From an optimization exercise on the open Yosys and OpenROAD flow, aimed at small area and a short achievable clock period; shortcuts taken in it are not production practice. The RTL was checked by simulation tests, not by an equivalence proof against the original design.

<file path="flow/config.mk">
export PLATFORM = sky130hd
export DESIGN_NAME = classifier_svm
export DESIGN_NICKNAME = classifier_svm
export VERILOG_FILES = /design/flow/design.v
export SDC_FILE = /design/flow/constraint.sdc
export NUM_CORES = 4
export LEC_CHECK = 0
export CAP_MARGIN = 20
export CORE_MARGIN = 2
export CORE_UTILIZATION = 40
export SLEW_MARGIN = 20
</file>
<file path="flow/constraint.sdc">
create_clock -name core_clock -period 7.5 [get_ports {clk}]
set_input_delay 1.5000 -clock core_clock [delete_from_list [all_inputs] [get_ports {clk}]]
set_output_delay 1.5000 -clock core_clock [all_outputs]
set_load 0.01 [all_outputs]
</file>
<file path="flow/design.v">
`timescale 1ns / 1ps
module classifier_svm(clk,f1,f2,f3,f4,class_out);
input [15:0] f1;
input [14:0] f2;
input [9:0] f3;
input [12:0] f4;
input clk;
wire signed[23:0]result;
wire signed[26:0] P1;
wire signed[25:0] P2;
wire signed[20:0] P3;
wire signed[23:0] P4;
output class_out;
wire signed[26:0]s1;
wire signed[26:0]s2;
wire signed[26:0]s3;
wire signed[23:0]s4;
parameter signed W1=-10'd37;
parameter signed W2=-10'd1;
parameter signed W3=-10'd233;
parameter signed W4=-10'd423;
parameter signed B=22'd131072; 
multi #(16,9,26) m1 ({1'b0,f1},W1,P1);
multi #(15,9,25) m2 ({1'b0,f2},W2,P2);
multi #(10,9,20) m3({1'b0,f3},W3,P3);
multi #(13,9,23) m4({1'b0,f4},W4,P4);
adder #(26,25,26) ad1 (P1,P2,s1);
adder #(26,20,26) ad2 (s1,P3,s2);
adder #(26,23,26) ad3 (s2,P4,s3);
reg signed [23:0] s3_reg;
always @ (posedge clk) s3_reg <= s3;
adder #(23,21,23) ad4(s3_reg,B,s4);
assign result=s4;
comparator c1(result,class_out);
reg class_reg;
always @ (posedge clk) class_reg <= class_out;
endmodule
module comparator(x,cls);
input signed [23:0]x;
output reg cls;
wire  a1;
assign a1=x[23];
always @(a1) begin
if(a1==0) begin
cls<=1;
end
else begin
cls<=0;
end
end
endmodule
module multi #(parameter in1=17,parameter in2=17, parameter ot=34)(a, b, p);
  input signed [in1:0] a;
  input signed [in2:0] b;
  output signed [ot:0] p;
  assign p=a*b; 
endmodule
module adder #(parameter in1=17,parameter in2=17, parameter ot=17)(x,y,sum);
input signed[in1:0] x;
input signed[in2:0] y;
output signed[ot:0] sum;
assign sum=x+y;
endmodule
</file>
<file path="flow/run.sh">
#!/bin/bash
# synth_recipe.tcl (not shown) runs the flow's synth.tcl, then flattens the netlist and writes it again
# the make line also repeats each setting of config.mk as NAME=value (left out here)
make -C /OpenROAD-flow-scripts/flow DESIGN_CONFIG=/design/flow/config.mk WORK_HOME=/design/flow/orfs CLKGATE_MAP_FILE= SYNTH_SCRIPT=/design/flow/synth_recipe.tcl finish
</file>
Figure 1. Logic cells by family.
The bar under the picture is 50 um long.
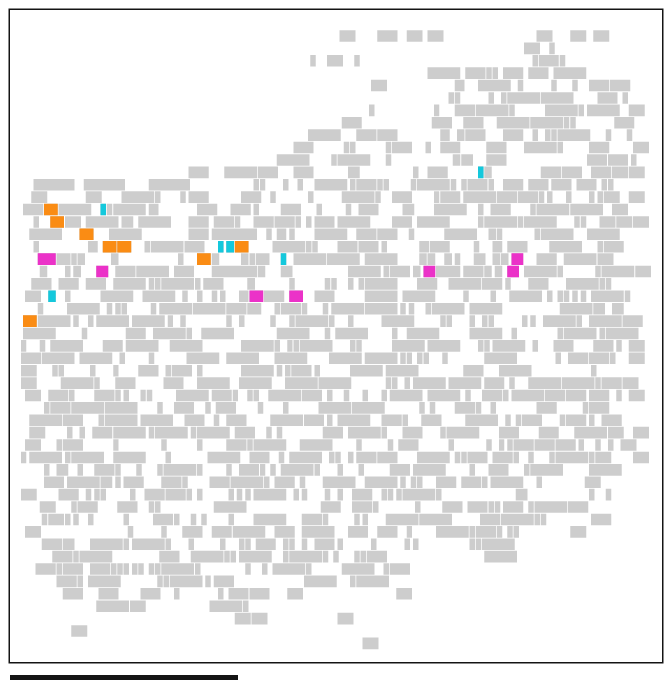
[xor and xnor cells] orange | cells: 8
[nor cells] cyan | cells: 6
[non-inverting ao/oa cells] magenta | cells: 7
commonest non-fill, non-tap cell in the layout: inv_1
fraction of area in multi-input gates: 70.93%

Figure 2. The whole layout, all layers.
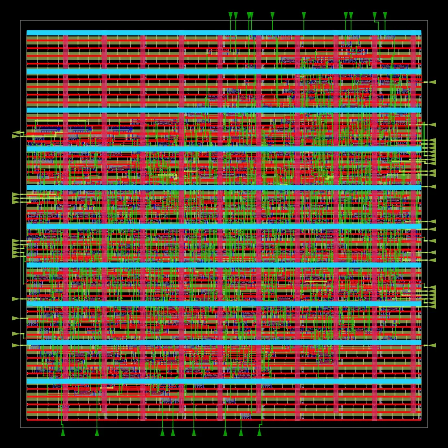
final non-filler cell total: 1123
I/O pin cnt: 56
Die Ht: 143.1 um
drt total wl: 15670 um

==> summary.md <==
| Metric | Value |
|---|---|
| Status | `no timing/DRC/antenna violations` |
| Worst-path fanout max | `5` |
| Fillers | `about 1900` |
| Gr usage total | `17.18%` |
| HP Class | `in2reg` |
| # setup viols final | `0` |
| Flop and latch count out of synthesis | `7` |
| Rel. slew slack | `75.39%` |
| Final instance area | `0.008781 mm2` |
| Worst-margin pin slew | `368.1 ps` |
| Final #Nets | `1276` |
| RSZ-0062 raised after global routing | `false` |
| Largest net degree at the start of global routing | `6` |
| Arrival @ worst endpoint | `~7400 ps` |
| Slowest stage cell, crit path | `fa_1` |
| Synthesis-to-finish area growth | `13.52%` |
| Initial DRC count | `113` |
| Num rows | `50` |
| Initial core utilization | `between 40% and 50%` |
| Num CTS Buffers | `3` |
| Delay-heaviest family, CP | `adder cells` |
| Mapped cell area | `0.007735 mm2` |
| GP Congestion | `0.8198` |
| CP Buf/Inv Count | `5` |
| Antenna diodes | `0` |
| CP Capture Type | `flop` |
| Worst Setup Path Type | `in2reg` |
| Ranking of synthesized cells by area | `fa_1, ha_1, inv_1` |
| Core area | `0.01883 mm2` |
| Syn nets | `1206` |
| Crit-path cells | `clkdlybuf4s50_1, fa_1, inv_1, fa_1, fa_1, inv_1, fa_1, fa_1, fa_1, inv_1, fa_1, inv_1, ha_1, a2111oi_2, o21ai_1, a22oi_2, o32ai_4, a2111o_1, o211ai_2` |
| Crit-path max cell delay | `between 500 and 600 ps` |
| Placed insts | `1118` |
| Final setup TNS | `0 ps` |
| Worst setup margin | `259.1 ps` |
| CTS Root Cell | `clkbuf_16` |
| Dpl ws | `38.51 ps` |
| Share of layout cells above drive strength 1 | `under 10%` |
| Clock-pin slew on the worst setup and hold paths | `30 ps` |
| Synthesized instance count | `between 700 and 800` |
| Port buffer count | `55` |
| Synth area leader | `fa_1` |
| CTS tree | `yes` |
| Total grt overflow | `0` |
| H-tree depth | `1` |
| Post-synth cell types | `30` |
| Max Freq | `0.1381 GHz` |
| Cts hold-fix bufs | `0` |
| Vias | `4881` |
| DR DRC count | `0` |
| Data required, critical path | `7650 ps` |
| First-pass iteration count of the detailed router | `4` |
| Number of max-cap violations | `0` |
| Max reg flops | `7` |
| Fin. max-slew vios | `0` |
| Synth top area share | `roughly 45%` |
| CTS sink cnt | `7` |
| Post-layout min period | `7241 ps` |
| Max clock buf depth | `2` |
| Area post-placement | `0.008678 mm2` |
| Ys Warns | `2` |
| Mapped Avg Cell Area | `9.742 um2` |
| Fin crit share | `between 90% and 100%` |
| Vias/cell | `between 4 and 5` |
| Critical path launch point type | `input port` |
| CP most frequent cell | `fa_1` |
| Drt wl/cell | `13.96 um` |
| Die Area | `between 0.02 and 0.025 mm2` |
| Vias in the first global route | `between 5000 and 6000` |
| Sequential-to-total area share from yosys stat | `between 1.5 and 2%` |
| Antenna violations before repair | `0` |
| DP HPWL | `15040 um` |
| Antenna viol nets, final | `0` |
| Final hold violations | `0` |
| Die X-Extent | `143.1 um` |
| Global-route wire length before repair | `~27000 um` |
logic make-up after synthesis:
| logic type | after synthesis | share of synthesized area [%] |
|---|---|---|
| buffers and inverters | 367 | 17.81 |
| XOR/XNOR | 8 | 0.9059 |
| flip-flops | 7 | 1.812 |
| AND/OR/NAND/NOR | 22 | 1.456 |
| AO/OA/AOI/OAI | 33 | 3.381 |
| adder cells (fa/ha/maj) | 357 | 74.64 |
final timing paths:
| kind | from | endpoint | slack, ps | depth (start not counted) |
|---|---|---|---|---|
| worst max-delay path | f3[9] | s3_reg[23]$_DFF_P_ | 260 | 19 |
| worst min-delay path | f4[12] | s3_reg[23]$_DFF_P_ | 2460 | 5 |
cell type report:
type / count / area [um2] / area share (%)
Clock buffer: 4 / 78.83 / 0.8977
Sequential cell: 7 / 140.1 / 1.596
Inverter: 367 / 1378 / 15.69
Multi-Input combinational cell: 420 / 6228 / 70.93
Timing Repair Buffer: 65 / 630.6 / 7.182
Tap cell: 260 / 325.3 / 3.705
cell usage in the layout, fill, tap and decap left out:
master	instances
nand2b_1	3
o211ai_1	1
nor2_1	4
and4_1	1
a22oi_2	1
xnor2_1	5
a2111oi_2	1
ha_1	183
clkbuf_16	3
inv_1	367
o21ai_1	2
a31oi_1	1
clkdlybuf4s50_1	53
o21a_2	1
dfxtp_1	7
o32ai_4	1
buf_4	10
nand3_1	4
nand4_1	4
a21o_1	4
a2111o_1	1
dlymetal6s2s_1	2
nor3_1	2
xor2_1	3
a21oi_1	9
a21oi_2	1
o21ai_0	5
a221oi_1	1
o211ai_2	1
clkbuf_1	1
nand2_1	4
fa_1	174
a2111oi_4	1
a211oi_1	1
a211o_1	1
per-stage QoR:
stage / hold slack, ps / utilization, %
after detailed placement: 2343 / 46.09
after CTS: 2480 / 46.51
after global routing: 2519 / 46.63
after floorplan: 1904 / -
after global placement: 2355 / 46.09
final: 2459 / 46.63
Yosys cell counts, drive strengths merged:
library cell,count
o32ai,1
a22oi,1
and4,1
o21a,1
nor3,2
xor2,3
a31oi,1
fa,174
o211ai,2
a21oi,10
a2111oi,2
dfxtp,7
xnor2,5
a2111o,1
ha,183
nand4,4
a221oi,1
a211o,1
nand3,4
a211oi,1
a21o,4
o21ai,7
nor2,4
nand2b,3
inv,367
nand2,4
what timing repair did:
action                                  4_1_cts  5_1_grt
resized for setup                             0        3
setup buffers                                 0        1
endpoints found under the setup margin        0        1
per-layer routing:
layer	routed length [um]	vias to the layer above	track usage (%)
met1	6972	2421	22.03
met5	0	-	0
met3	269	6	0.9390
li1	-	2398	-
met2	8286	56	33.09
met4	145	0	1.303

-- port drivers added, routing unchanged --
The flow's constraints put no driver on any port. The routed layout listed below was extracted and timed again, unchanged, in two steps. Step 1, drivers: a clkbuf_16 drives clk and a buf_2 each remaining input, both assumed. Step 2 times the ports against the registers' clock, not the clock port: input delays grow and output delays shrink by t, the midpoint of the rising clock arrivals with the driver on. a / b / c = ideal ports / drivers / drivers and shift; a / b = the first two.
t (ns): 0.248
setup slack, ns: 0.259 / 0.262 / 0.014
worst setup path at the end: input to register
clock arrival spread, ns: 0.001 / 0.001
After both steps setup and hold are still met in this run. For this run, drivers alone change the setup slack by +0.003 ns; drivers and shift together by -0.245 ns.
